Source: an optimization exercise on an open RTL-to-GDS flow (aim: small area). Production flows keep margins and buffers that such runs may drop.
At most, simulation tests tie the RTL to the original design; equivalence was not proved.
Not every run is shown, and edits may drop behaviour that the tests do not exercise.
No functional check of the RTL was part of runs 3 and 4.
No activity file was given, so power comes from the tool's default toggle rates.

==> flow/design.v <==
module queue(
    input clk,
    input rst,
    input wire [31:0] in,
    input signal,
    output wire [31:0] out,
    output queue_full,
    output queue_empty
);
    reg [31:0] queue_mem [7:0];
    reg full, empty;
    reg [31:0] deqOut;
    integer size;
    integer i;
    always @(posedge clk) begin
        if (rst) begin
            size = 0;
            full = 0;
            empty = 1;
        end
        else if (signal == 1) begin
            if(size < 8) begin
                queue_mem[size] = in;
                size = size + 1;
                empty = 0;
                if(size == 8) begin
                    full = 1;
                end
            end
        end
        else begin
            if(size > 0) begin
                deqOut = queue_mem[0];
                for (i = 0; i < 7; i = i + 1) begin
                    if (i < size - 1) begin
                        queue_mem[i] = queue_mem[i + 1];
                    end
                end
                size = size - 1;
                full = 0;
                if(size == 0) begin
                    empty = 1;
                end
            end
        end
    end
    assign out = deqOut;
    assign queue_full = full;
    assign queue_empty = empty;
endmodule
==> flow/run.sh <==
#!/bin/bash
# synth_recipe.tcl (not shown) runs the flow's synth.tcl, then flattens the netlist and writes it again
# the make line also repeats each setting of config.mk as NAME=value (left out here)
make -C /OpenROAD-flow-scripts/flow DESIGN_CONFIG=/design/flow/config.mk WORK_HOME=/design/flow/orfs CLKGATE_MAP_FILE= SYNTH_SCRIPT=/design/flow/synth_recipe.tcl finish
==> flow/config.mk <==
export PLATFORM = sky130hd
export DESIGN_NAME = queue
export DESIGN_NICKNAME = queue
export VERILOG_FILES = /design/flow/design.v
export SDC_FILE = /design/flow/constraint.sdc
export NUM_CORES = 4
export LEC_CHECK = 0
export CAP_MARGIN = 20
export CORE_MARGIN = 2
export CORE_UTILIZATION = 40
export PLACE_DENSITY = 0.6
export SLEW_MARGIN = 20
==> flow/constraint.sdc <==
create_clock -name core_clock -period 5.0 [get_ports {clk}]
set_input_delay 1.0000 -clock core_clock [delete_from_list [all_inputs] [get_ports {clk}]]
set_output_delay 1.0000 -clock core_clock [all_outputs]
set_load 0.01 [all_outputs]
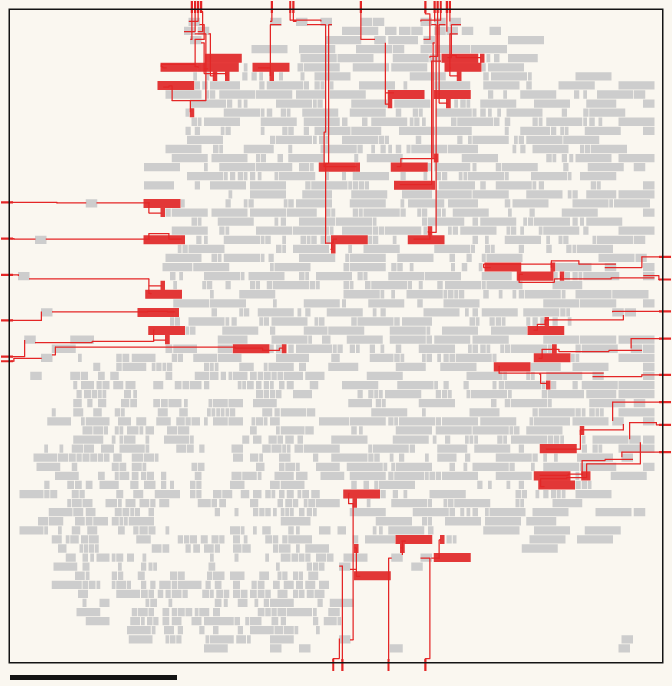
*I/O nets highlighted, run 1*
The bar under the picture is 50 um long.
red -> `in`  # bits 32, direction input, end cells 64, buffers 32, wire 1570 um
I/O Pins: 69
Buffers on Ports: 68

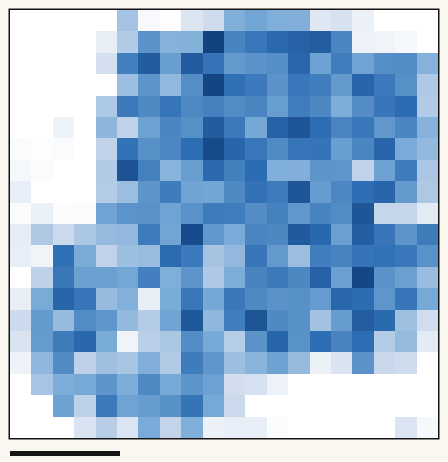
*Local utilization, run 1*
The bar under the picture is 50 um long. 20 x 20 tiles, from white (low) to dark blue (high), 0 to 100% covered.
nearly empty tiles = 17%
fullest tile = 93%
tiles over 75% full = 10%
emptiest ninth of the die = top left
mean over tiles = 43%
Starting Density: 40.3%
Util after Layout: 46.8%

==> flow_summary.json, run 1 <==
{
  "period_share_pct": 76.9,
  "ant_nets": 0,
  "die_height_um": 195,
  "num-fill-cells": 3251,
  "yosys_warnings": 2,
  "die_w_um": 195,
  "cts_tree": "built",
  "endpoint_kind": "flip-flop",
  "clk_pin_slew_ns": 0.06,
  "dieArea_mm2": 0.0381,
  "cts_setup_buffers": 0,
  "ys_top_cells_by_area": "edfxtp_1, o21ai_0, inv_1",
  "p_per_area_mw_per_mm2": 708,
  "grt_max_degree": 248,
  "grt-busiest-layer": "met2",
  "skew_ns": 0.0333,
  "htreeDepth": 2,
  "run_status": "timing/DRC/antenna clean",
  "cp_top_family": "simple AND/OR/NAND/NOR gates",
  "slew_viol_final": 0,
  "num_antenna_cells": 0,
  "worstSetupStartpointType": "flip-flop",
  "via_per_inst": 5.21,
  "postCtsHoldBufs": 0,
  "pre_cts_slack_ns": 0.938,
  "critPathMaxStageDelay_ns": 0.49,
  "hpwlAfterDp_mm": 19.6,
  "rows": 70,
  "grt.met3_usage_pct": 3.16,
  "clkLatencyLatePin_ns": 0.55,
  "max_slew_margin_pct": 28.3,
  "synth_cells": 1338,
  "met1_usage_pct": 23.6,
  "final_hold_viol_count": 0,
  "avgSynthCellArea_um2": 10.9,
  "ff_latch_area_mm2": 0.00933,
  "syn-num-nets": 1381,
  "cp_num_buf_inv": 3,
  "max_cap_violations": 0,
  "ys_types": 76,
  "post-route-drc-count": 0,
  "tightestPinTransition_ns": 1.07,
  "multi_input_area_mm2": 0.00417,
  "coreArea_mm2": 0.0363,
  "syn2layout_area_growth_pct": 16.1,
  "clockBufferDepth": 3
}
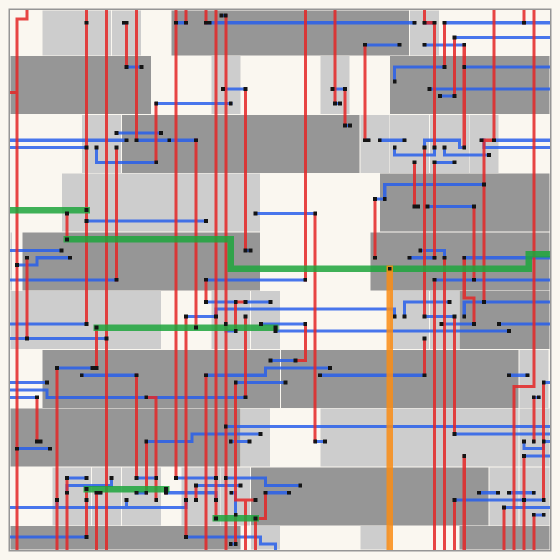
*A small window of the routed layout, run 1*
Window x 85 to 110, y 124 to 149 um. Cells in grey, sequential cells in the stronger grey; small squares are vias.
green -> metal 3
red -> metal 2
orange -> metal 4
blue -> metal 1
netlist names of flops here include = `queue_mem` (11)
cells with their middle in the window = 38
most frequent = inv_1 (12), edfxtp_1 (11), o21ai_0 (10)
sequential cells in the window = 11

[run 1: worst paths after layout]
kind,from,end,slack [ns],depth (start not counted)
worst min-delay path,queue_mem[0][11]$_DFFE_PP_,deqOut[11]$_DFFE_PP_,0.40,0
worst min register to register,queue_mem[0][11]$_DFFE_PP_,deqOut[11]$_DFFE_PP_,0.40,0
worst max register to register,size[0]$_SDFFE_PP0P_,queue_mem[1][22]$_DFFE_PP_,1.15,11
worst max-delay path,size[0]$_SDFFE_PP0P_,queue_mem[1][22]$_DFFE_PP_,1.15,11
[run 1: cells in the final DEF (no fill, tap or decap), drive strengths merged, types with 6 or more instances in the layout]
master | netlist | layout
or2 | 6 | 6
edfxtp | 288 | 288
and4 | 11 | 11
clkbuf | 62 | 46
xor2 | 12 | 12
or4 | 7 | 7
and2 | 7 | 7
clkinv | 1 | 8
clkdlybuf4s50 | 0 | 67
o21ai | 263 | 263
nor4 | 24 | 24
and3 | 8 | 8
buf | 23 | 20
nor3 | 28 | 28
or3 | 10 | 10
dfxtp | 34 | 34
nor2 | 58 | 58
nand4 | 23 | 23
a31oi | 16 | 16
xnor2 | 17 | 17
nand2 | 69 | 69
nand3 | 23 | 23
ha | 8 | 8
inv | 236 | 238
a211oi | 6 | 6
a21oi | 33 | 33
[run 1: report_power, final]
group	internal (W)	switching [W]	total (W)
sequential	0.00444	0.000618	0.00506
clock	0.00154	0.00106	0.00261
combinational	0.00152	0.00285	0.00437
[run 1: registers in the layout, summed over array words and instances, names as in the netlist]
| register | count |
|---|---|
| empty | 1 |
| deqOut | 32 |
| queue_mem | 256 |
| size | 32 |
| full | 1 |
[run 1: logic make-up after synthesis]
logic type	count (synthesis)	share of synthesized area (%)
muxes	3	0.205
buffers and inverters	322	8.55
AOI/OAI and AO/OA	367	14.1
adders and majority gates	8	0.684
and+or+nand+nor	287	11.1
DFF	322	63.7
xor gates and xnor gates	29	1.73
[run 1: metal layers]
| metal | part of all wire (%) | wire, um |
|---|---|---|
| met5 | 0 | 0 |
| met2 | 46 | 14300 |
| met4 | 2.2 | 700 |
| met1 | 47 | 14700 |
| met3 | 5.6 | 1760 |
[run 1: cell type report]
cell class	count	share of cell area [%]
Tap cell	468	3.44
Timing Repair Buffer	87	5.19
Sequential cell	322	54.9
Clock buffer	46	5.52
Clock inverter	15	1.21
Inverter	237	5.23
Multi-Input combinational cell	694	24.5
### The clock network, run 1

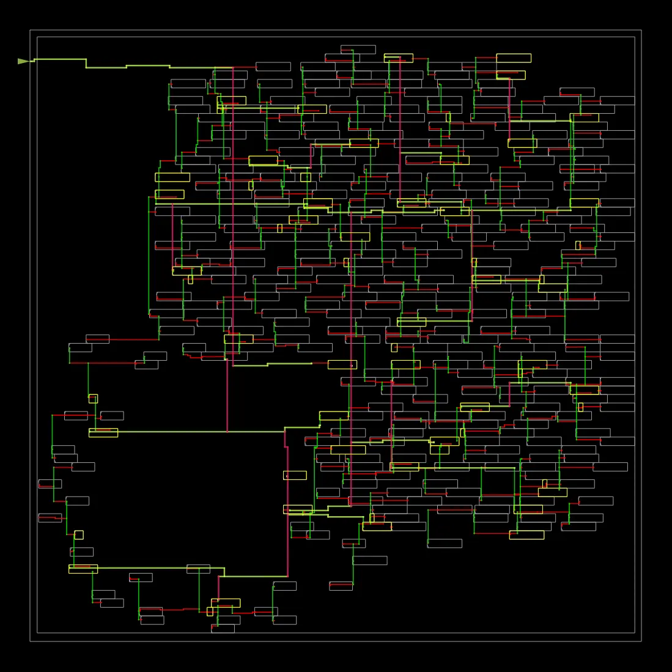

==> run 2, diff against run 1 <==
==> flow/design.v (replaced) <==
module queue(
    input clk,
    input rst,
    input wire [31:0] in,
    input signal,
    output wire [31:0] out,
    output queue_full,
    output queue_empty
);
    reg [31:0] mem [7:0];
    reg [31:0] deqOut;
    reg [2:0] head;      
    reg full, empty;
    wire enq = signal & ~full;
    wire deq = ~signal & ~empty;
    wire [7:0] sel;
    genvar g;
    generate
        for (g = 0; g < 8; g = g + 1) begin : g_sel
            assign sel[g] = deq & (head == g);
        end
    endgenerate
    integer i;
    reg [31:0] rd;
    always @(*) begin
        rd = {32{~deq}} & deqOut;
        for (i = 0; i < 8; i = i + 1)
            rd = rd | ({32{sel[i]}} & mem[i]);
    end
    always @(posedge clk) begin
        if (enq) begin
            mem[0] <= in;
            for (i = 1; i < 8; i = i + 1)
                mem[i] <= mem[i - 1];
        end
        deqOut <= rd;
    end
    always @(posedge clk) begin
        if (rst) begin
            head <= 3'd7;
            full <= 1'b0;
            empty <= 1'b1;
        end else if (enq) begin
            head <= head + 3'd1;
            empty <= 1'b0;
            full <= (head == 3'd6);
        end else if (deq) begin
            head <= head - 3'd1;
            full <= 1'b0;
            empty <= (head == 3'd0);
        end
    end
    assign out = deqOut;
    assign queue_full = full;
    assign queue_empty = empty;
endmodule
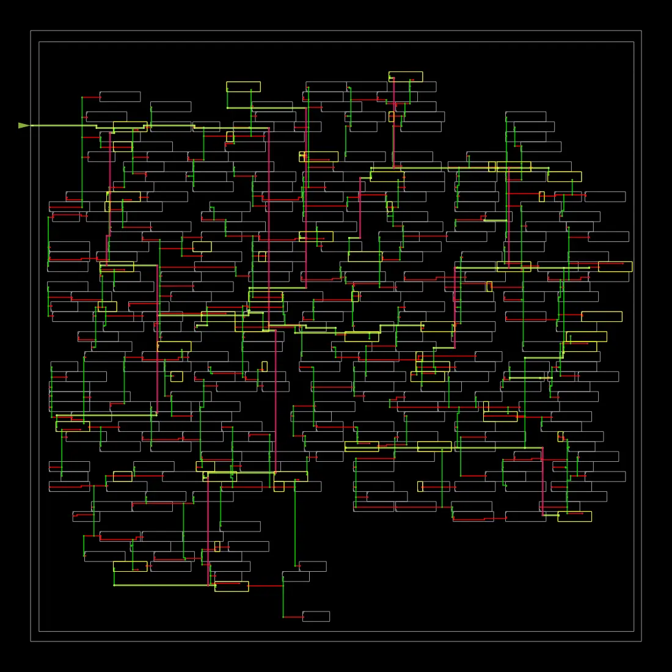
*The clock network, run 2*
clock skew: 0.00816 ns
Seq cells: 293
CTS Sinks: 293
clk pwr: 0.00219 W

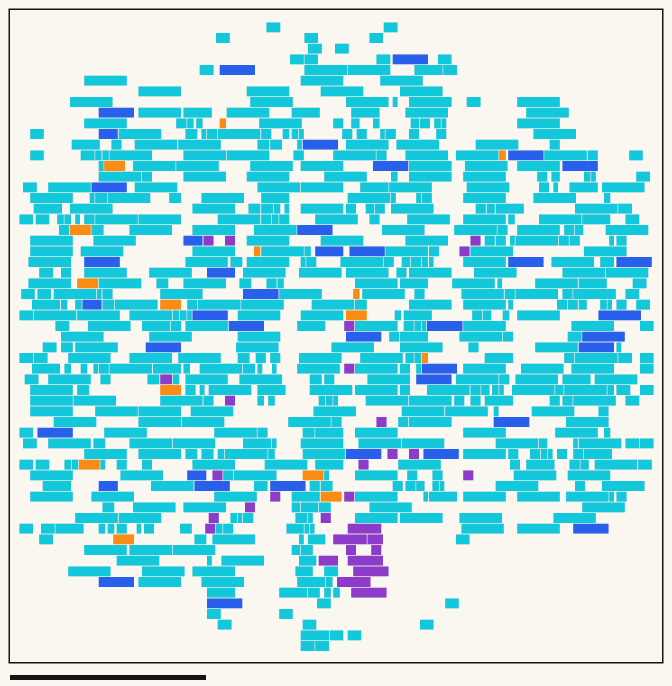
*Cell sizes after repair, run 2*
The bar under the picture is 50 um long.
orange -> _2 cells  # cells 15, share 2.2%
blue -> _6 and larger  # cells 40, share 5.8%
purple -> _3 and _4 cells  # cells 30, share 4.3%
cyan -> _0 and _1 cells  # cells 610, share 88%
synthesis-to-finish area growth: 19.5%
setup ws final: 1.76 ns
Non-clock buffers: 89
cell area after layout: 0.0126 mm2

==> run 2 against run 1 <==
  * Still clean on timing, DRC and antenna
  * Total power fell by 50%
  * Register-to-register slack improved by 1.5 ns
  * Utilization rose by 1.7 points
  * Wire length fell by 30%
  * Sequential power fell by 37%
  * Non-clock buffer count rose by 2
  * Largest cell class unchanged
  * Largest power group unchanged
==> flow_summary.json, run 2 <==
{
  "run_status": "timing/DRC/antenna clean",
  "dpl_cell_area_mm2": 0.0116,
  "totalWireLength_mm": 21.9,
  "clk_pin_slew_ns": 0.06,
  "crit_type": "input port to flip-flop",
  "max_slew_margin_pct": 25.8,
  "synth_area_leader_cell": "edfxtp_1",
  "yosys_warnings": 2,
  "grt_overflow": 0,
  "clkLatencyLatePin_ns": 0.54,
  "rows": 59,
  "ys_top_cells_by_area": "edfxtp_1, dfxtp_1, a22oi_1",
  "synth_top_family_by_area": "compound AO/OA/AOI/OAI gates",
  "synth-simple-area-share_pct": 4.49,
  "period_share_pct": 64.9,
  "dieArea_mm2": 0.0276,
  "p_seq_share_pct": 52.9,
  "cts_setup_buffers": 0,
  "worstPathRequired_ns": 5.26,
  "start_util_pct": 40.5,
  "layout_commonest_cell": "edfxtp_1",
  "drtIter0Drc": 566,
  "pre_cts_slack_ns": 1.12,
  "ioPinCount": 69,
  "port-buffer-count": 68,
  "synth_mux_area_share_pct": 0.0950,
  "final_hold_viol_count": 0,
  "synth-xor-area-share_pct": 0.166,
  "ys_async_sr_fraction_pct": 0,
  "critPathMaxStageDelay_ns": 0.84,
  "tightestPinTransition_ns": 1.11,
  "peakVddDrop_uv": 364,
  "grt.met3_usage_pct": 3.22,
  "coreArea_mm2": 0.0260,
  "max_cap_violations": 0,
  "via_per_inst": 5.50,
  "nets": 713,
  "post-route-drc-count": 0,
  "wl_met3_mm": 1.45,
  "combPwrFrac_pct": 10.9,
  "grt_pass1_wl_mm": 33.9,
  "p_int_w": 0.00464,
  "die_w_um": 166,
  "hp-class": "flip-flop to flip-flop",
  "ys_types": 30,
  "wl_met2_mm": 10.7,
  "grt-busiest-layer": "met2",
  "endpoint_kind": "flip-flop",
  "p_per_area_mw_per_mm2": 482,
  "drt-wirelength-per-cell_um": 21.3,
  "largest_reg_flops": 256,
  "htreeDepth": 1,
  "slew_viol_final": 0,
  "synthAdderAreaFrac_pct": 0.832,
  "synth_cells": 585,
  "switchingPower_w": 0.00142,
  "clockBufferDepth": 3,
  "ant_nets": 0,
  "postCtsHoldBufs": 0,
  "top_layer": "met4",
  "dr.pass1.iters": 6,
  "synth_compound_area_share_pct": 11.9,
  "grt_pass1_vias": 5772,
  "syn-num-nets": 627,
  "p_leak_nw": 4.20,
  "cp_top_family": "buffers and inverters",
  "hpwlAfterDp_mm": 12.2,
  "avgSynthCellArea_um2": 18.0,
  "cp_num_buf_inv": 3,
  "clkPwrFrac_pct": 36.2,
  "worstSetupStartpointType": "input port",
  "m1WireLength_mm": 9.32,
  "dominantRegCellSynth": "edfxtp_1",
  "final_cell_mix": "edfxtp_1, a22oi_1, clkdlybuf4s50_1",
  "grt_max_degree": 47,
  "switching_share_pct": 23.4,
  "cts_tree": "built",
  "vias": 5666,
  "num-fill-cells": 2184,
  "die_height_um": 166,
  "num_antenna_cells": 0,
  "met1_usage_pct": 21.6
}
-- run 2: cell count changes after synthesis, sizes merged, moves of 16 or more --
cell | before | now
nand2 | 69 | 34
a221oi | 1 | 17
nor4 | 24 | 0
a21oi | 33 | 1
clkbuf | 62 | 10
edfxtp | 288 | 256
a22oi | 3 | 94
inv | 236 | 4
nor3 | 28 | 0
nor2 | 58 | 1
o21ai | 263 | 33
a31oi | 16 | 0
-- run 2: worst reg2reg max path, delay by kind of cell, from the launching register on --
family	cells	cell delay, ns
and+or+nand+nor	2	1.11
DFF	1	0.65
buffers and inverters	1	0.39
AOI/OAI and AO/OA	1	0.14
-- run 2: cell type report --
| type | count | area, um2 | area share, % |
|---|---|---|---|
| clock buffer | 42 | 867 | 6.89 |
| clock inverter | 14 | 120 | 0.954 |
| sequential | 293 | 8430 | 66.9 |
| inverter | 4 | 18.8 | 0.149 |
| multi-input combinational | 253 | 1870 | 14.9 |
| timing repair buffer | 89 | 863 | 6.86 |
| tap | 335 | 419 | 3.33 |
-- run 2: metrics by stage --
| stage | hold slack (ns) | TNS, ns | cells | util (%) | total power, W |
|---|---|---|---|---|---|
| floorplan | 0.426 | -113.82 | 585 | - | 0.00354 |
| global placement | 0.430 | 0 | 974 | 44.7 | 0.00389 |
| detailed placement | 0.433 | 0 | 974 | 44.7 | 0.00392 |
| CTS | 0.449 | 0 | 1030 | 48.4 | 0.00612 |
| global route | 0.456 | 0 | 1030 | 48.4 | 0.00631 |
| finish | 0.450 | 0 | 1030 | 48.4 | 0.00606 |
-- run 2: path summary, 6_finish.rpt --
check | slack [ns] | start | endpoint | depth (start not counted)
worst max register to register | 2.64 | head[2]$_SDFFE_PP1P_ | deqOut[16]$_DFF_P_ | 4
worst min-delay path | 0.45 | mem[6][19]$_DFFE_PP_ | mem[7][19]$_DFFE_PP_ | 0
worst min register to register | 0.45 | mem[6][19]$_DFFE_PP_ | mem[7][19]$_DFFE_PP_ | 0
worst max-delay path | 1.76 | signal | mem[0][20]$_DFFE_PP_ | 4
-- run 2: power by group through the flow --
stage | Clock, W | Combinational, W | Sequential (W)
detailed placement | 0 | 0.000671 | 0.00325
floorplan | 0 | 0.000296 | 0.00324
CTS | 0.00224 | 0.000675 | 0.00321
finish | 0.00219 | 0.000662 | 0.00321
global route | 0.00234 | 0.000722 | 0.00324
global placement | 0 | 0.000657 | 0.00324
### Local utilization, run 2

The bar under the picture is 50 um long. 17 x 17 tiles, from white (low) to dark blue (high), 0 to 100% covered.
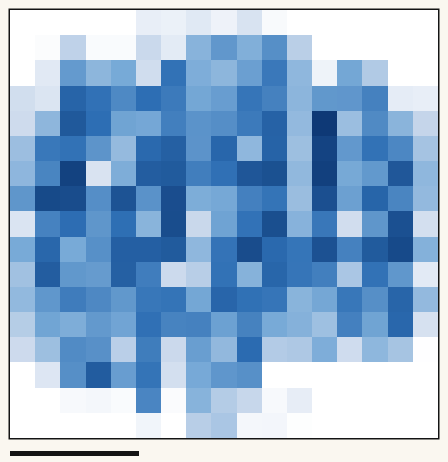

==> run 3, diff against run 2 <==
--- a/flow/design.v
+++ b/flow/design.v
@@ -15,4 +15,5 @@
     wire deq = ~signal & ~empty;
     wire [7:0] sel;
+    wire hold = ~deq;
     genvar g;
     generate
@@ -21,11 +22,15 @@
         end
     endgenerate
+    wire [31:0] rd;
+    generate
+        for (g = 0; g < 32; g = g + 1) begin : g_rd
+            queue_rdbit u_rd(
+                .sel(sel), .hold(hold),
+                .d({mem[7][g], mem[6][g], mem[5][g], mem[4][g],
+                    mem[3][g], mem[2][g], mem[1][g], mem[0][g]}),
+                .q(deqOut[g]), .y(rd[g]));
+        end
+    endgenerate
     integer i;
-    reg [31:0] rd;
-    always @(*) begin
-        rd = {32{~deq}} & deqOut;
-        for (i = 0; i < 8; i = i + 1)
-            rd = rd | ({32{sel[i]}} & mem[i]);
-    end
     always @(posedge clk) begin
         if (enq) begin
@@ -55,2 +60,21 @@
     assign queue_empty = empty;
 endmodule
+module queue_rdbit(
+    input [7:0] sel,
+    input hold,
+    input [7:0] d,
+    input q,
+    output y
+);
+    wire n0, n1, n2;
+    queue_aoi222 u0(.a1(sel[0]), .b1(d[0]), .a2(sel[1]), .b2(d[1]), .a3(sel[2]), .b3(d[2]), .y(n0));
+    queue_aoi222 u1(.a1(sel[3]), .b1(d[3]), .a2(sel[4]), .b2(d[4]), .a3(sel[5]), .b3(d[5]), .y(n1));
+    queue_aoi222 u2(.a1(sel[6]), .b1(d[6]), .a2(sel[7]), .b2(d[7]), .a3(hold), .b3(q), .y(n2));
+    assign y = ~(n0 & n1 & n2);
+endmodule
+module queue_aoi222(
+    input a1, b1, a2, b2, a3, b3,
+    output y
+);
+    assign y = ~((a1 & b1) | (a2 & b2) | (a3 & b3));
+endmodule
--- a/flow/config.mk
+++ b/flow/config.mk
@@ -11,2 +11,4 @@
 export PLACE_DENSITY = 0.6
 export SLEW_MARGIN = 20
+export SYNTH_HIERARCHICAL = 1
+export SYNTH_MINIMUM_KEEP_SIZE = 0
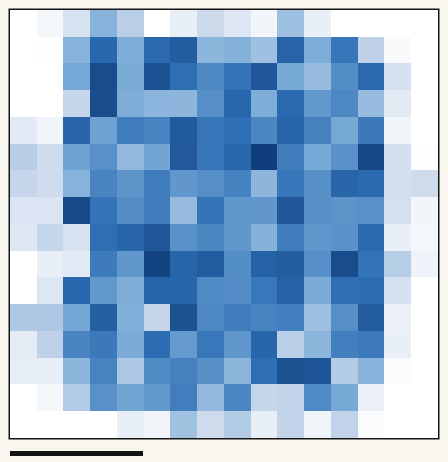
*Local utilization, run 3*
The bar under the picture is 50 um long. 16 x 16 tiles, from white (low) to dark blue (high), 0 to 100% covered.
densest ninth of the die = middle
mean over tiles = 45%
tiles over 75% full = 18%
nearly empty tiles = 13%
fullest tile = 95%
Util after Layout: 49.3%
Starting Density: 40.6%
area of the core: 0.0242 mm2

==> run 3 against run 2 <==
  * Final cell count shrank 11%
  * Wire length shrank 5.6%
  * Largest cell class unchanged
  * Combinational power grew 1%
  * Largest power group unchanged
  * Global-route usage grew 0.32 points
  * Synthesized area shrank 6.6%
  * Sequential power is essentially flat
==> flow_summary.json, run 3 <==
{
  "run_status": "timing/DRC/antenna clean",
  "design_area_mm2": 0.0120,
  "period_share_pct": 54.5,
  "num-fill-cells": 2049,
  "place_inst": 859,
  "ant_nets": 0,
  "layout_commonest_cell": "edfxtp_1",
  "worstSetupStartpointType": "input port",
  "slew_viol_final": 0,
  "cp_top_family": "buffers and inverters",
  "cts_setup_buffers": 0,
  "synth-xor-area-share_pct": 0.0890,
  "clk_pin_slew_ns": 0.06,
  "endpoint_kind": "flip-flop",
  "max_slew_margin_pct": 30.6,
  "skew_ns": 0.0146,
  "path_depth": 3,
  "critPathCapture": "mem[6][6]$_DFFE_PP_",
  "r2r_start": "empty$_SDFFE_PP1P_",
  "reg2reg_to": "deqOut[8]$_DFF_P_",
  "postCtsHoldBufs": 0,
  "syn-num-nets": 500,
  "max_cap_violations": 0,
  "grt_overflow": 0,
  "grt_pass1_vias": 5502,
  "vias": 5314,
  "ioPinCount": 69,
  "fin_cells": 913,
  "synth_compound_area_share_pct": 10.3,
  "cp_num_buf_inv": 2,
  "num_antenna_cells": 0,
  "dpl_cell_area_mm2": 0.0110,
  "peakVddDrop_uv": 248,
  "ys_top_cells_by_area": "edfxtp_1, a222oi_1, dfxtp_1",
  "synth_area_leader_cell": "edfxtp_1",
  "cts_sinks": 293,
  "drtIter0Drc": 982,
  "cp-startpoint": "signal",
  "nets": 608,
  "avgSynthCellArea_um2": 21.5,
  "p_leak_nw": 4.02,
  "ys_async_sr_fraction_pct": 0,
  "rows": 57,
  "via_per_inst": 5.82,
  "synthAdderAreaFrac_pct": 0.890
}
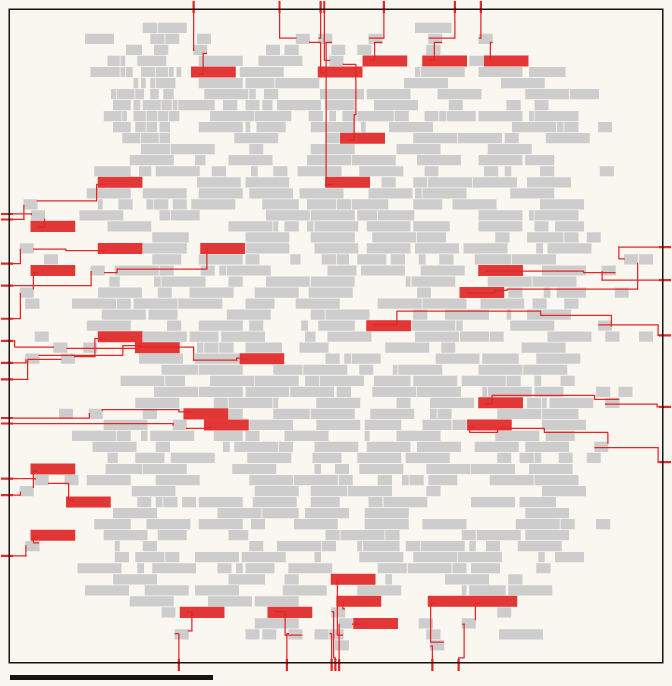
*I/O nets highlighted, run 3*
The bar under the picture is 50 um long.
red -> `in`  # bits 32, direction input, end cells 32, buffers 32, wire 972 um

## run 3: changes by cell type after synthesis, sizes merged, moves of 24 or more
cell,previous run,this run
a22oi,94,0
o21ai,33,2
buf,25,1
a222oi,0,96
nand2,34,1
## run 3: metrics by stage
stage          setup slack (ns)  setup TNS, ns  power (W)
6_report                   2.27              0    0.00598
5_1_grt                    2.18              0    0.00623
4_1_cts                    2.29              0    0.00605
3_5_place_dp               1.70              0    0.00396
3_3_place_gp               1.82              0    0.00392
2_1_floorplan            -0.539         -79.30    0.00353
## run 3: final cells by class
class / instances / area (um2) / area share [%]
clock buffer: 48 / 827 / 6.92
clock inverter: 6 / 83.8 / 0.701
inverter: 6 / 22.5 / 0.188
multi-input combinational: 158 / 1380 / 11.5
sequential: 293 / 8430 / 70.5
tap: 324 / 405 / 3.39
timing repair buffer: 78 / 806 / 6.74
## run 3: logic make-up (layout without fill, tap and decap cells)
logic type      count (synthesis)  after routing
flops                         293            293
buf+inv                         7            138
xor+xnor                        1              1
simple gates                   45             45
mux                             2              2
fa+ha+maj                       7              7
compound gates                103            103
## run 3: how the worst min path moves through the flow
stage,startpoint,endpoint,slack [ns],depth (start not counted)
floorplan,mem[0][0]$_DFFE_PP_,mem[1][0]$_DFFE_PP_,0.43,0
global placement,mem[3][25]$_DFFE_PP_,mem[4][25]$_DFFE_PP_,0.43,0
detailed placement,mem[3][11]$_DFFE_PP_,mem[4][11]$_DFFE_PP_,0.43,0
CTS,mem[1][25]$_DFFE_PP_,mem[2][25]$_DFFE_PP_,0.43,0
global route,mem[1][25]$_DFFE_PP_,mem[2][25]$_DFFE_PP_,0.44,0
finish,mem[1][28]$_DFFE_PP_,mem[2][28]$_DFFE_PP_,0.45,0
## run 3: where the power goes
part           switching [W]  internal (W)
Clock               0.000852       0.00123
Sequential          0.000192       0.00304
Combinational       0.000303      0.000368
## run 3: modules after synthesis, one instance, submodules excluded
module,flip-flops and latches,cell area [um2]
queue_rdbit,0,5.00
queue,293,8710
queue_aoi222,0,10.0
## run 3: metal layers
layer  routed length [um]  vias up  GRT usage [%]  part of all wire [%]
li1                     -     2322              -                     -
met1                 8670     2722           22.8                    42
met2                 9960      251           25.4                    48
met3                 1860       19           3.10                   9.0
met4                  205        0           3.61                  0.99
met5                    0        -              0                     0
### The clock network, run 3

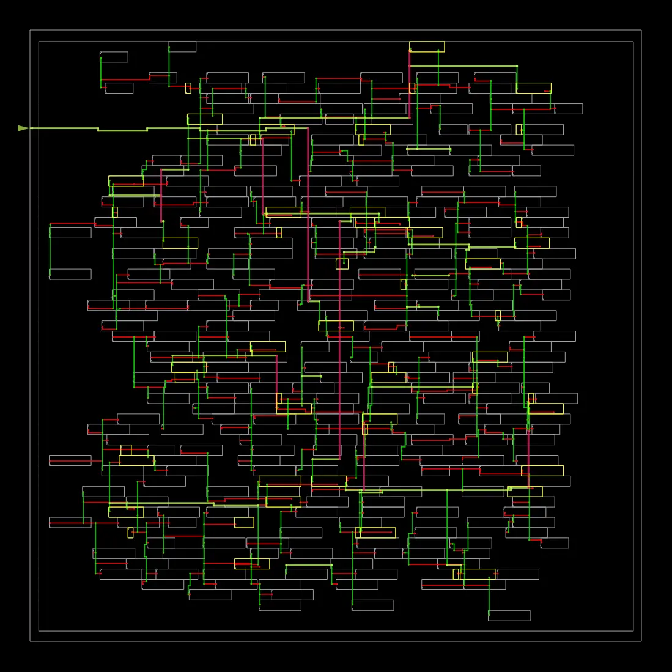

==> run 4, diff against run 3 <==
--- a/flow/config.mk
+++ b/flow/config.mk
@@ -9,4 +9,5 @@
 export CORE_MARGIN = 2
 export CORE_UTILIZATION = 40
+export CTS_BUF_LIST = sky130_fd_sc_hd__clkbuf_4 sky130_fd_sc_hd__clkbuf_8
 export PLACE_DENSITY = 0.6
 export SLEW_MARGIN = 20
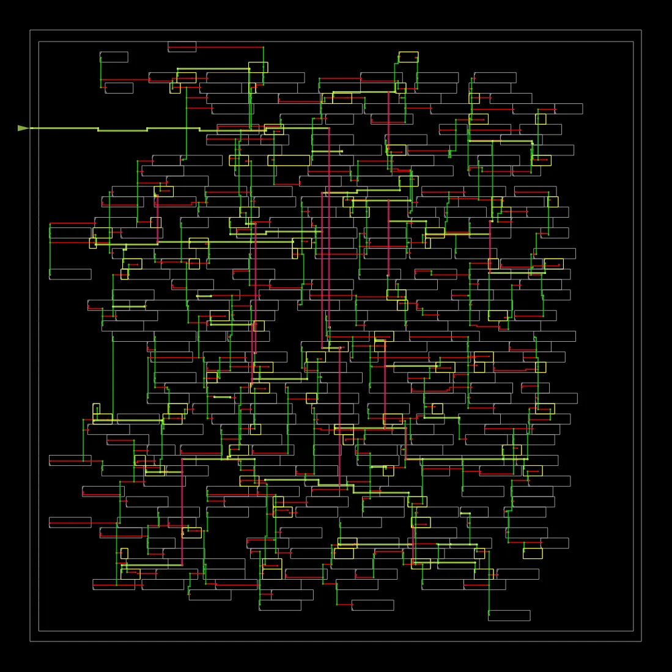
*The clock network, run 4*
clock buffers: 78
total CTS buffers: 47
clock skew: 0.0199 ns
clk pwr: 0.00212 W

==> run 4 against run 3 <==
  * Still clean on timing, DRC and antenna
  * Worst hold slack got worse by 0.0039 ns
  * Total power increased by 0.67%
  * Sequential cell count unchanged
  * Global-route usage increased by 0.38 points
  * Maximum frequency about the same
  * Utilization increased by 0.34 points
  * Clock skew increased by 0.0053 ns
  * Highest routed layer unchanged
  * Non-clock buffer count unchanged
  * Via count increased by 3.2%
  * Register-to-register slack about the same
  * Sequential power about the same
==> flow_summary.json, run 4 <==
{
  "cts_tree": "built",
  "via_per_inst": 5.80,
  "cp_max_fo": 31,
  "holdWs_ns": 0.443,
  "grt_pass1_vias": 5644,
  "netlist.area_leader.share_pct": 78.2,
  "cts_setup_buffers": 0,
  "peakVddDrop_uv": 180,
  "syn_area_mm2": 0.00984,
  "synthTopCellsByCount": "edfxtp_1, a222oi_1, dfxtp_1",
  "cts_sinks": 293,
  "final_cell_mix": "edfxtp_1, a222oi_1, clkdlybuf4s50_1",
  "ys_types": 23,
  "final_hold_viol_count": 0,
  "syn-num-nets": 500,
  "synth_edf_count": 256,
  "largest_reg_flops": 256,
  "switchingPower_w": 0.00140,
  "dpl_cell_area_mm2": 0.0110,
  "drive_gt1_share_pct": 17.2,
  "ant_nets": 0,
  "rsz0062_at_grt": "no",
  "period_share_pct": 54.4,
  "switching_share_pct": 23.2,
  "grt_pass1_wl_mm": 32.7,
  "vias": 5483,
  "clkPwrFrac_pct": 35.2,
  "crit_slowest_cell": "nor2b_4",
  "run_status": "timing/DRC/antenna clean",
  "dr.pass1.iters": 7,
  "htreeDepth": 2,
  "hpwlAfterDp_mm": 10.6,
  "die_height_um": 161,
  "dieArea_mm2": 0.0259,
  "synth_seq_cells": 293,
  "rows": 57,
  "nets": 626,
  "clockBufferDepth": 3,
  "post-route-drc-count": 0,
  "synth-seq-area-share_pct": 85.7,
  "ys_async_sr_fraction_pct": 0,
  "critPathMaxStageDelay_ns": 0.89,
  "tightestPinTransition_ns": 1.04,
  "hp-class": "flip-flop to flip-flop",
  "pre_cts_slack_ns": 1.70,
  "clkLatencyLatePin_ns": 0.55,
  "cts_resized": 0,
  "synth_most_common_cell": "edfxtp_1",
  "antenna_found_initial": 0,
  "dominantRegCellSynth": "edfxtp_1",
  "place_congestion": 0.704,
  "worstPathRequired_ns": 5.21,
  "r2r_slack_ns": 2.97,
  "port-buffer-count": 68,
  "max_cap_violations": 0,
  "drt-wirelength-per-cell_um": 22.4,
  "avgSynthCellArea_um2": 21.5,
  "fin_crit_ns": 2.72,
  "ys_top_cells_by_area": "edfxtp_1, a222oi_1, dfxtp_1",
  "num_antenna_cells": 0,
  "endpoint_kind": "flip-flop",
  "combPwrFrac_pct": 11.1,
  "totalWireLength_mm": 21.2,
  "coreArea_mm2": 0.0242,
  "die_w_um": 161,
  "postCtsHoldBufs": 0,
  "worstSetupStartpointType": "input port",
  "grt_usage_pct": 16.3,
  "ioPinCount": 69,
  "p_per_area_mw_per_mm2": 500,
  "root_buffer": "clkbuf_8",
  "finalSetupViolations": 0,
  "grt_max_degree": 51,
  "crit_type": "input port to flip-flop",
  "synth_cells": 458,
  "worstPathCellList": "clkdlybuf4s50_1, nor2b_4, buf_4",
  "p_seq_share_pct": 53.7,
  "slew_viol_final": 0,
  "design_area_mm2": 0.0120,
  "place_inst": 859,
  "clk_pin_slew_ns": 0.06,
  "start_util_pct": 40.6,
  "num-fill-cells": 2052,
  "max_freq_ghz": 0.367,
  "p_int_w": 0.00462,
  "layout_commonest_cell": "edfxtp_1",
  "p_leak_nw": 4.12,
  "yosys_warnings": 8,
  "fin_cells": 946,
  "drtIter0Drc": 903,
  "grt_overflow": 0,
  "synth_area_leader_cell": "edfxtp_1",
  "worstPathArrival_ns": 2.94,
  "max_slew_margin_pct": 30.6
}
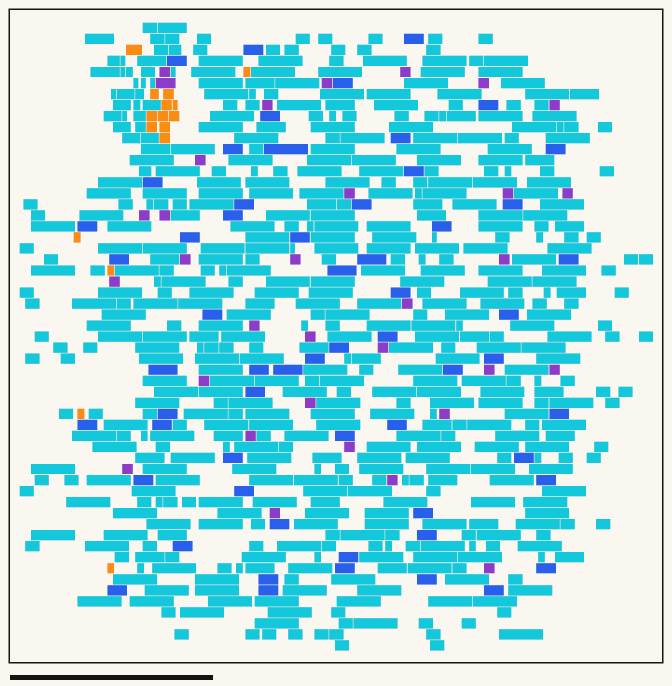
*Cell sizes after repair, run 4*
The bar under the picture is 50 um long.
blue -> _6 and larger  # cells 59, share 9.5%
cyan -> _0 and _1 cells  # cells 515, share 83%
purple -> _3 and _4 cells  # cells 32, share 5.1%
orange -> _2 cells  # cells 16, share 2.6%
setup ws final: 2.28 ns
synthesis-to-finish area growth: 22.4%

## run 4: cell counts after synthesis
Identical to the previous run, type by type.
## run 4: power groups by stage
stage                     registers, W  clock network, W  logic, W
after floorplan                0.00328                 0  0.000252
after global placement         0.00326                 0  0.000661
after detailed placement       0.00328                 0  0.000680
after CTS                      0.00324           0.00219  0.000681
after global routing           0.00327           0.00230  0.000725
final                          0.00323           0.00212  0.000671
## run 4: logic make-up (layout without fill, tap and decap cells)
kind of cell	count (synthesis)	in the layout	share of synthesized area, %
adders and majority gates	7	7	0.890
buffers and inverters	7	171	0.343
AOI/OAI and AO/OA	103	103	10.3
xor gates and xnor gates	1	1	0.0891
muxes	2	2	0.216
DFF	293	293	85.7
and+or+nand+nor	45	45	2.49
## run 4: final timing paths
path | from | endpoint | cells after the start
setup / recovery | signal | mem[1][6]$_DFFE_PP_ | 3
hold / removal | mem[1][22]$_DFFE_PP_ | mem[2][22]$_DFFE_PP_ | 0
setup reg to reg | empty$_SDFFE_PP1P_ | deqOut[8]$_DFF_P_ | 4
hold reg to reg | mem[1][22]$_DFFE_PP_ | mem[2][22]$_DFFE_PP_ | 0
## run 4: metal layers
metal / vias to the layer above / share of wire, % / track usage (%)
met5: - / 0 / 0
met4: 0 / 1.6 / 4.79
met3: 38 / 9.8 / 4.42
met2: 296 / 47 / 25.6
met1: 2785 / 41 / 22.5
li1: 2364 / - / -
## run 4: stage by stage
stage | setup TNS, ns | power [W] | utilization, %
floorplan | -79.30 | 0.00353 | -
global placement | 0 | 0.00392 | 45.5
detailed placement | 0 | 0.00396 | 45.5
CTS | 0 | 0.00610 | 49.6
global route | 0 | 0.00629 | 49.6
finish | 0 | 0.00602 | 49.6
## run 4: Yosys stat by module (local to each module, per instance)
module	flip-flops and latches	area, um2	times used
queue_rdbit	0	5.00	32
queue	293	8710	1
queue_aoi222	0	10.0	96
## run 4: critical path, delay by kind of cell
kind                   cells  cell delay [ns]
AND/OR/NAND/NOR            1             0.89
buffers and inverters      2             1.02
## run 4: cell type report
type | instances | area [um2] | area share (%)
clock buffer | 78 | 923 | 7.67
multi-input combinational | 158 | 1380 | 11.5
clock inverter | 9 | 70.1 | 0.582
sequential | 293 | 8430 | 70.0
timing repair buffer | 78 | 806 | 6.70
inverter | 6 | 22.5 | 0.187
tap | 324 | 405 | 3.37
### A small window of the routed layout, run 4

Window x 68 to 93, y 100 to 125 um. Cells in grey, sequential cells in the stronger grey; small squares are vias.
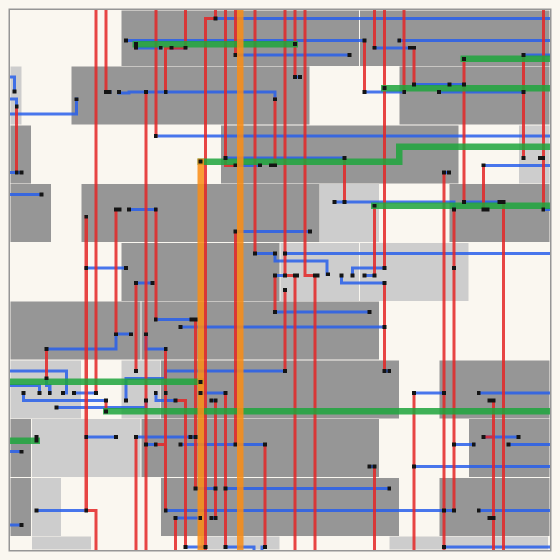

==> run 5, diff against run 4 <==
--- a/flow/design.v
+++ b/flow/design.v
@@ -16,10 +16,13 @@
     wire [7:0] sel;
     wire hold = ~deq;
+    assign sel[0] = deq & ~head[2] & ~head[1] & ~head[0];
+    assign sel[1] = deq & ~head[2] & ~head[1] &  head[0];
+    assign sel[2] = deq & ~head[2] &  head[1] & ~head[0];
+    assign sel[3] = deq & ~head[2] &  head[1] &  head[0];
+    assign sel[4] = deq &  head[2] & ~head[1] & ~head[0];
+    assign sel[5] = deq &  head[2] & ~head[1] &  head[0];
+    assign sel[6] = deq &  head[2] &  head[1] & ~head[0];
+    assign sel[7] = deq &  head[2] &  head[1] &  head[0];
     genvar g;
-    generate
-        for (g = 0; g < 8; g = g + 1) begin : g_sel
-            assign sel[g] = deq & (head == g);
-        end
-    endgenerate
     wire [31:0] rd;
     generate
@@ -41,4 +44,6 @@
         deqOut <= rd;
     end
+    wire [2:0] head_up = {head[2] ^ (head[1] & head[0]), head[1] ^ head[0], ~head[0]};
+    wire [2:0] head_dn = {head[2] ^ (~head[1] & ~head[0]), ~(head[1] ^ head[0]), ~head[0]};
     always @(posedge clk) begin
         if (rst) begin
@@ -47,11 +52,11 @@
             empty <= 1'b1;
         end else if (enq) begin
-            head <= head + 3'd1;
+            head <= head_up;
             empty <= 1'b0;
-            full <= (head == 3'd6);
+            full <= head[2] & head[1] & ~head[0];
         end else if (deq) begin
-            head <= head - 3'd1;
+            head <= head_dn;
             full <= 1'b0;
-            empty <= (head == 3'd0);
+            empty <= ~head[2] & ~head[1] & ~head[0];
         end
     end
--- a/flow/config.mk
+++ b/flow/config.mk
@@ -8,7 +8,6 @@
 export CAP_MARGIN = 20
 export CORE_MARGIN = 2
-export CORE_UTILIZATION = 40
-export CTS_BUF_LIST = sky130_fd_sc_hd__clkbuf_4 sky130_fd_sc_hd__clkbuf_8
-export PLACE_DENSITY = 0.6
+export CORE_UTILIZATION = 50
+export PLACE_DENSITY = 0.65
 export SLEW_MARGIN = 20
 export SYNTH_HIERARCHICAL = 1
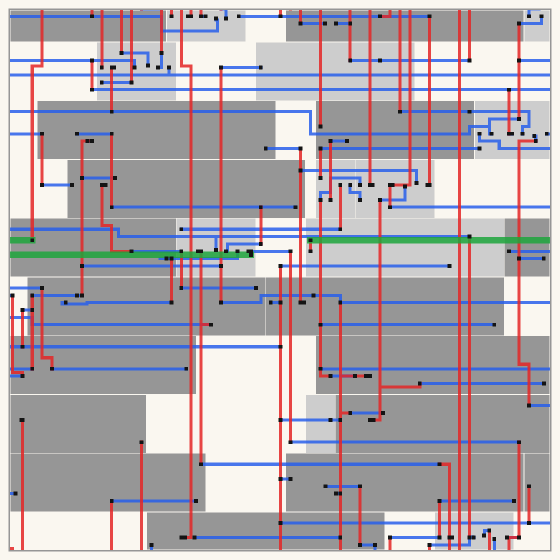
*A small window of the routed layout, run 5*
Window x 59 to 84, y 88 to 113 um. Cells in grey, sequential cells in the stronger grey; small squares are vias.
green -> metal 3
blue -> metal 1
red -> metal 2
most frequent = edfxtp_1 (13), a222oi_1 (6), dfxtp_1 (2)
netlist names of flops here include = `mem` (13), `deqOut` (2)
sequential cells in the window = 15
cells with their middle in the window = 25

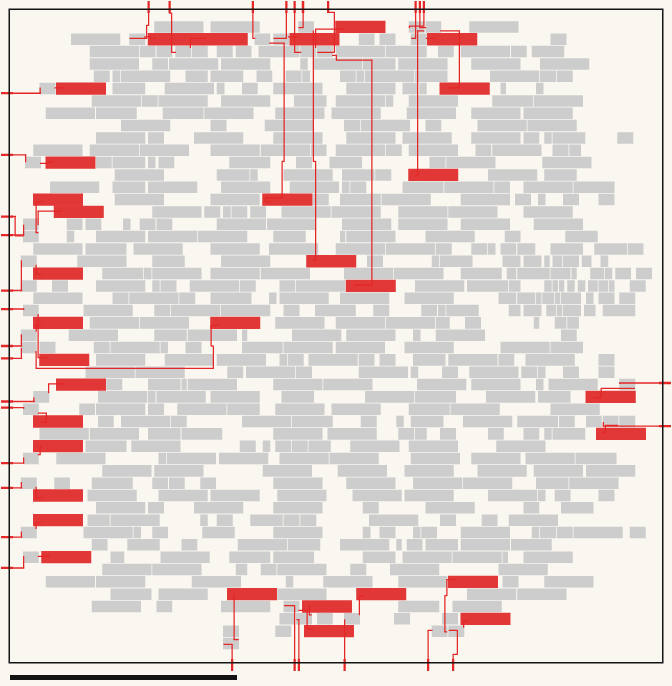
*I/O nets highlighted, run 5*
The bar under the picture is 50 um long.
red -> `in`  # bits 32, direction input, end cells 32, buffers 32, wire 637 um

==> run 5 against run 4 <==
  * Sequential share of layout area rose by 0.91 points
  * Die area decreased by 20%
  * Critical path type unchanged
  * Maximum frequency decreased by 4.9%
  * Synthesized cell count increased by 0.44%
  * Critical endpoint is now deqOut[28]$_DFF_P_
==> flow_summary.json, run 5 <==
{
  "dominantRegCellSynth": "edfxtp_1",
  "synth_seq_cells": 293,
  "antenna_found_initial": 0,
  "synth_most_common_cell": "edfxtp_1",
  "layout_commonest_cell": "edfxtp_1",
  "finalSetupViolations": 0,
  "r2r_slack_ns": 2.79,
  "die_height_um": 144,
  "die_w_um": 144,
  "p_clk_w": 0.00216,
  "drtIter0Drc": 984,
  "peakVddDrop_uv": 277,
  "hp-class": "flip-flop to flip-flop",
  "skew_ns": 0.0110,
  "cts_sinks": 293,
  "syn-num-nets": 497,
  "clk_pin_slew_ns": 0.06,
  "syn2layout_area_growth_pct": 21.5,
  "synthTopCellsByCount": "edfxtp_1, a222oi_1, dfxtp_1",
  "p_int_w": 0.00457,
  "yosys_warnings": 8,
  "largest_reg_flops": 256,
  "worstPathRequired_ns": 5.47,
  "clkLatencyLatePin_ns": 0.54,
  "final_cell_mix": "edfxtp_1, a222oi_1, clkdlybuf4s50_1",
  "slew_viol_final": 0,
  "nets": 601,
  "holdWs_ns": 0.449,
  "via_per_inst": 6.21,
  "coreArea_mm2": 0.0193,
  "hp-start": "mem[5][0]$_DFFE_PN_",
  "endpoint_kind": "flip-flop",
  "grt_pass1_vias": 5228,
  "top_power_group": "sequential cells",
  "fin_crit_ns": 2.86,
  "vias": 5289,
  "root_buffer": "clkbuf_16",
  "clockBufferDepth": 3,
  "grt_pass1_wl_mm": 29.5,
  "switchingPower_w": 0.00132,
  "totalWireLength_mm": 19.2,
  "ys_top_cells_by_area": "edfxtp_1, a222oi_1, dfxtp_1",
  "run_status": "timing/DRC/antenna clean",
  "num_antenna_cells": 0,
  "reg2reg_to": "deqOut[28]$_DFF_P_",
  "r2r_start": "empty$_SDFFE_PP1P_",
  "max_freq_ghz": 0.349,
  "hpwlAfterDp_mm": 9.77,
  "period_share_pct": 57.2,
  "final_hold_viol_count": 0,
  "tightestPinTransition_ns": 1.10,
  "grt_usage_pct": 18.6,
  "ys_async_sr_fraction_pct": 0,
  "worstSetupStartpointType": "input port",
  "drt-wirelength-per-cell_um": 22.5,
  "ant_nets": 0,
  "port-buffer-count": 68,
  "max_slew_margin_pct": 26.6,
  "start_util_pct": 50.6,
  "p_seq_share_pct": 53.6,
  "holdPathStages": 0,
  "timing.setup.tns_ns": 0,
  "cp_max_fo": 32,
  "cts_tree": "built",
  "cts_resized": 0,
  "syn_area_mm2": 0.00977,
  "cts_setup_buffers": 0,
  "combPwrFrac_pct": 9.7,
  "synth_area_leader_cell": "edfxtp_1",
  "rsz0062_at_grt": "no",
  "cts_buffers": 29,
  "netlist.area_leader.share_pct": 78.6,
  "synth_cells": 460,
  "grt_max_degree": 91,
  "clkPwrFrac_pct": 36.7,
  "pg_seq_w": 0.00315,
  "power_combinational_w": 0.000573,
  "p_leak_nw": 3.96,
  "switching_share_pct": 22.4,
  "ioPinCount": 69,
  "postCtsHoldBufs": 0,
  "ys_types": 24,
  "grt_overflow": 0,
  "post-route-drc-count": 0,
  "worstPathArrival_ns": 3.33,
  "p_per_area_mw_per_mm2": 496,
  "htreeDepth": 1,
  "max_cap_violations": 0,
  "rows": 51,
  "finalPower_w": 0.00589,
  "synth-seq-area-share_pct": 86.2,
  "crit_type": "input port to flip-flop",
  "r2r_cells": 5,
  "drive_gt1_share_pct": 11.1,
  "dr.pass1.iters": 6,
  "avgSynthCellArea_um2": 21.2,
  "dieArea_mm2": 0.0207,
  "place_congestion": 0.732,
  "min_to": "mem[6][0]$_DFFE_PN_",
  "synth_edf_count": 256
}
[run 5: cell types whose count changed in the layout (fill, tap and decap cells not counted), sizes merged, moves of 4 or more]
cell and change:
clkbuf -41, and3 -6, ha -5, nor2 +5, buf -4, nand2 +4, nor3 +4
[run 5: layout make-up]
cell class / count / area [um2]
Fill cell: 1364 / 7450
Multi-Input combinational cell: 163 / 1390
Tap cell: 265 / 332
Sequential cell: 293 / 8430
Clock inverter: 17 / 174
Timing Repair Buffer: 74 / 763
Inverter: 3 / 11.3
Clock buffer: 37 / 786
[run 5: metrics by stage]
stage               worst slack [ns]  util (%)  area [um2]  std cells
global placement                1.68      56.5       10900        798
floorplan                       1.33         -        9770        460
detailed placement              1.60      56.5       10900        798
global route                    2.01      61.4       11900        852
finish                          2.14      61.4       11900        852
CTS                             2.15      61.4       11900        852
[run 5: worst max-delay path by stage]
stage               startpoint                    to  slack, ns  cells after the start
floorplan               signal  head[1]$_SDFFE_PP1P_       1.33                      3
global placement        signal    deqOut[29]$_DFF_P_       1.68                      6
detailed placement      signal     deqOut[5]$_DFF_P_       1.60                      6
CTS                     signal    deqOut[20]$_DFF_P_       2.15                      6
global route            signal    deqOut[27]$_DFF_P_       2.01                      6
finish                  signal    deqOut[28]$_DFF_P_       2.14                      6
[run 5: per-module statistics from Yosys (local to each module, per instance)]
module	copies in the design	cells	flip-flops and latches	cell area, um2
queue_aoi222	96	1	0	10.0
queue_rdbit	32	1	0	5.00
queue	1	332	293	8650
[run 5: critical path: stages]
cell and delay, ns:
clkdlybuf4s50_1 0.50, nor2_2 0.27, nand2_1 0.27, nor2_4 0.92, a222oi_1 0.21, nand3_1 0.15
[run 5: cell families (layout without fill, tap and decap cells)]
logic type      count (synthesis)  count (layout)  share of synthesized area (%)
compound gates                104             104                           10.4
fa+ha+maj                       2               2                          0.256
buf+inv                         4             131                          0.154
flops                         293             293                           86.2
mux                             2               2                          0.218
simple gates                   55              55                           2.79
[run 5: routing by layer]
| layer | vias up | global-route usage, % | part of all wire, % |
|---|---|---|---|
| met2 | 231 | 28.7 | 48 |
| met5 | - | 0 | 0 |
| li1 | 2318 | - | - |
| met1 | 2712 | 27.9 | 43 |
| met4 | 0 | 4.13 | 1.6 |
| met3 | 28 | 3.43 | 7.8 |
### Cell sizes after repair, run 5

The bar under the picture is 50 um long.
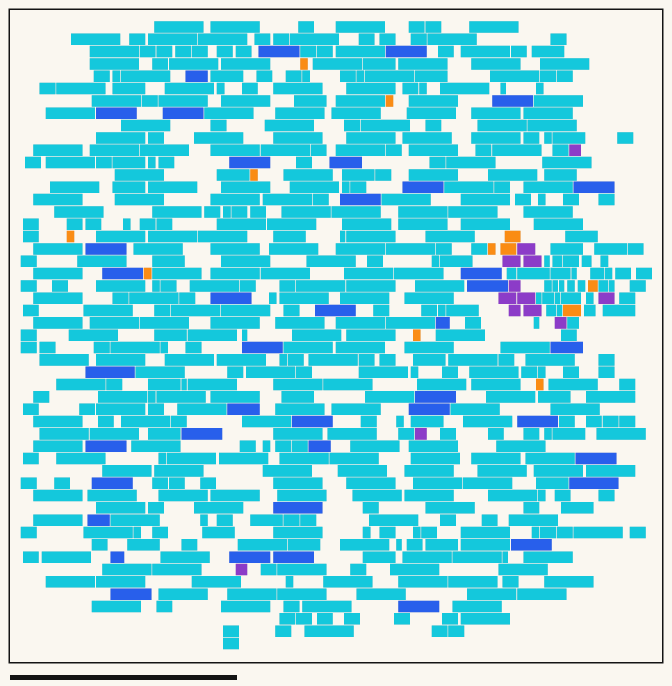

==> run 6, diff against run 5 <==
==> flow/flow/run.sh (new file) <==
#!/bin/bash
# The standard layout, with two changes: the port buffers are the smallest
# buffer (buf_1), and the clock tree uses clkbuf_8 leaf buffers for clusters
# of up to 16 flip-flops, without dummy loads.
set -euo pipefail
export BUFFER_PORTS_ARGS="-buffer_cell sky130_fd_sc_hd__buf_1"
export CTS_ARGS="-sink_clustering_enable -repair_clock_nets -dont_use_dummy_load -sink_clustering_size 16 -sink_clustering_max_diameter 60 -buf_list sky130_fd_sc_hd__clkbuf_8"
bash standard.sh > make.log 2>&1
==> flow/standard.sh (new file) <==
#!/bin/bash
# synth_recipe.tcl (not shown) runs the flow's synth.tcl, then flattens the netlist and writes it again
# the make line also repeats each setting of config.mk as NAME=value (left out here)
make -C /OpenROAD-flow-scripts/flow DESIGN_CONFIG=/design/flow/config.mk WORK_HOME=/design/flow/orfs CLKGATE_MAP_FILE= SYNTH_SCRIPT=/design/flow/synth_recipe.tcl "${@:-finish}"
removed: flow/run.sh
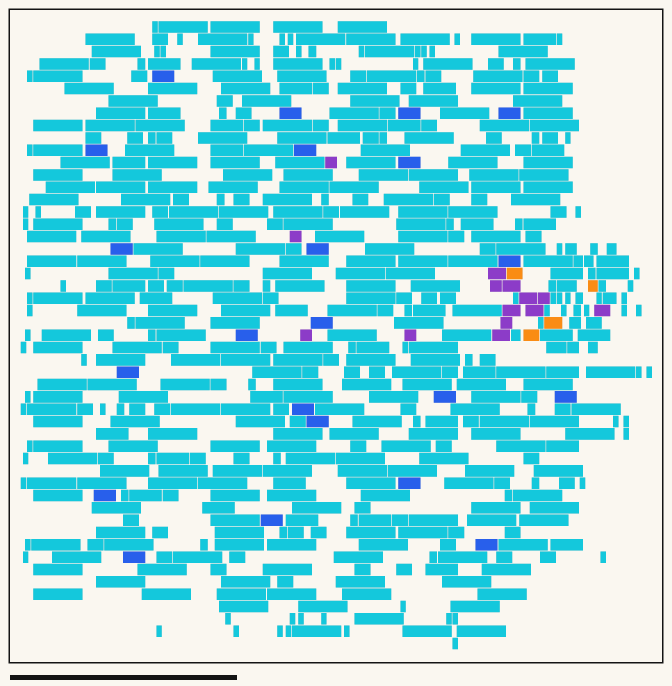
*Cell sizes after repair, run 6*
The bar under the picture is 50 um long.
cyan -> _0 and _1 cells  # cells 516, share 93%
blue -> _6 and larger  # cells 22, share 4.0%
purple -> _3 and _4 cells  # cells 14, share 2.5%
orange -> _2 cells  # cells 4, share 0.72%
synthesis-to-finish area growth: 10.2%
cell area after layout: 0.0108 mm2
setup ws final: 2.43 ns
Non-clock buffers: 75

==> run 6 against run 5 <==
  * Via count shrank 2.3%
  * Non-clock buffer count grew 1
  * Cell area shrank 9.4%
  * Critical path depth is the same
  * Sequential share of layout area grew 7.3 points
  * Sequential cell count is the same
  * Worst hold slack gained 0.0017 ns
  * Synthesized cell count is the same
  * Utilization shrank 5.8 points
==> flow_summary.json, run 6 <==
{
  "final_hold_viol_count": 0,
  "max_freq_ghz": 0.389,
  "nets": 595,
  "hp-start": "mem[5][27]$_DFFE_PN_",
  "skew_ns": 0.0193,
  "port-buffer-count": 68,
  "slew_viol_final": 0,
  "num_antenna_cells": 0,
  "cts_sinks": 293,
  "syn-num-nets": 497,
  "post-route-drc-count": 0,
  "grt_pass1_wl_mm": 29.5,
  "grt_usage_pct": 18.6,
  "htreeDepth": 1,
  "combPwrFrac_pct": 9.2,
  "synth_most_common_cell": "edfxtp_1",
  "netlist.area_leader.share_pct": 78.6,
  "clockBufferDepth": 3,
  "switching_share_pct": 23.7,
  "via_per_inst": 6.29,
  "grt_overflow": 0,
  "crit_slowest_cell": "nor2_4",
  "cts_buffers": 22,
  "dpl_cell_area_mm2": 0.0105,
  "cts_tree": "built",
  "synth-seq-area-share_pct": 86.2,
  "reg2reg_to": "deqOut[31]$_DFF_P_",
  "synth-simple-area-share_pct": 2.79,
  "drt-wirelength-per-cell_um": 23.4,
  "ant_nets": 0,
  "endpoint_kind": "flip-flop",
  "tightestPinTransition_ns": 1.11,
  "fin_crit_ns": 2.57,
  "synth_seq_cells": 293,
  "yosys_warnings": 8,
  "final_cell_mix": "edfxtp_1, a222oi_1, buf_1",
  "syn_area_mm2": 0.00977,
  "clk_pin_slew_ns": 0.09,
  "synth_mux_area_share_pct": 0.218,
  "vias": 5165,
  "avgSynthCellArea_um2": 21.2,
  "run_status": "timing/DRC/antenna clean",
  "finalPower_w": 0.00465,
  "drive_gt1_share_pct": 7.19,
  "totalWireLength_mm": 19.2,
  "num-fill-cells": 1473,
  "dr.pass1.iters": 6,
  "dominantRegCellSynth": "edfxtp_1",
  "root_buffer": "clkbuf_8",
  "synth-xor-area-share_pct": 0,
  "die_w_um": 144,
  "grt_pass1_vias": 5174,
  "p_seq_share_pct": 67.8,
  "pre_cts_slack_ns": 1.89,
  "die_height_um": 144,
  "finalSetupViolations": 0,
  "grt_max_degree": 80
}
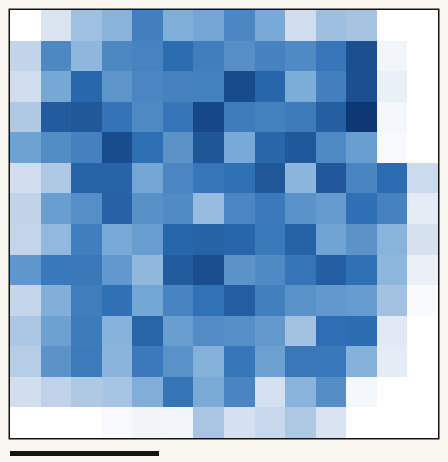
*Local utilization, run 6*
The bar under the picture is 50 um long. 14 x 14 tiles, from white (low) to dark blue (high), 0 to 100% covered.
mean over tiles = 51%
emptiest ninth of the die = bottom right
fullest tile = 97%
Util after Layout: 55.7%
Starting Density: 50.6%

==> run 6: cell counts after synthesis <==
No cell type changed its count.
==> run 6: cell families after synthesis <==
kind of cell,count (synthesis)
DFF,293
AOI/OAI and AO/OA,104
and+or+nand+nor,55
buffers and inverters,4
muxes,2
adders and majority gates,2
==> run 6: area by class of cell <==
class	count	area share [%]
repair buffers	75	2.86
clock buffers	22	2.81
well taps	265	3.08
multi-input cells	163	12.9
flip-flops and latches	293	78.3
inverters	3	0.105
==> run 6: worst max-delay path by stage <==
| stage | from | endpoint | depth (start not counted) |
|---|---|---|---|
| 6_report | signal | deqOut[31]$_DFF_P_ | 6 |
| 2_1_floorplan | signal | head[1]$_SDFFE_PP1P_ | 3 |
| 4_1_cts | signal | deqOut[31]$_DFF_P_ | 6 |
| 3_5_place_dp | signal | deqOut[31]$_DFF_P_ | 6 |
| 5_1_grt | signal | deqOut[22]$_DFF_P_ | 6 |
| 3_3_place_gp | signal | deqOut[29]$_DFF_P_ | 6 |
==> run 6: routing by layer <==
layer | up-vias | part of all wire, % | GRT usage (%)
met5 | - | 0 | 0
met4 | 0 | 0.67 | 3.77
met3 | 12 | 11 | 3.33
met2 | 278 | 47 | 29.0
met1 | 2605 | 41 | 28.0
li1 | 2270 | - | -
==> run 6: power by group through the flow <==
stage / clock, W / sequential (W) / combinational, W
final: 0.00107 / 0.00315 / 0.000427
after global routing: 0.00119 / 0.00318 / 0.000474
after CTS: 0.00111 / 0.00315 / 0.000435
after detailed placement: 0 / 0.00320 / 0.000434
after global placement: 0 / 0.00319 / 0.000411
after floorplan: 0 / 0.00320 / 0.000217
==> run 6: worst max-delay path: cells and delay by family <==
| kind | cells | cell delay [ns] |
|---|---|---|
| and+or+nand+nor | 4 | 1.59 |
| buffers and inverters | 1 | 0.14 |
| AOI/OAI and AO/OA | 1 | 0.30 |
==> run 6: modules after synthesis (local to each module, per instance) <==
module	copies in the design	cell area [um2]	cells inside
queue	1	8650	332
queue_aoi222	96	10.0	1
queue_rdbit	32	5.00	1

==> static timing again, ports no longer ideal <==
The results above use ideal ports. As a check the final layouts listed here were re-extracted and re-timed, cells and wires unchanged.
Step 1 assumes that a clkbuf_16 drives the clock port and a buf_2 every other input.
Step 2 adds t to the input delays and takes it off the output delays; t is the mean of the earliest and latest rising clock arrival at the registers after step 1. Input paths then give back, and output paths get back, about the clock's delay inside the block.
Three values: no drivers, after step 1, after step 2; two values: the first two.
run	t, ns	setup slack, ns	clock arrival spread, ns	worst data-port slew with drivers (ns)	pins driven straight from the clock port
run 1	0.581	1.154 / 1.154 / 1.154	0.034 / 0.033	0.04	1
run 2	0.585	1.757 / 1.777 / 1.192	0.013 / 0.013	0.04	1
run 3	0.577	2.275 / 2.295 / 1.718	0.020 / 0.020	0.05	1
run 4	0.580	2.278 / 2.294 / 1.714	0.021 / 0.022	0.06	1
run 5	0.575	2.138 / 2.157 / 1.582	0.012 / 0.012	0.03	1
run 6	0.555	2.431 / 2.446 / 1.891	0.020 / 0.020	0.04	1
After both steps every run listed still meets setup and hold. For run 2, which loses most, drivers alone change the setup slack by +0.020 ns; drivers and shift together by -0.565 ns.
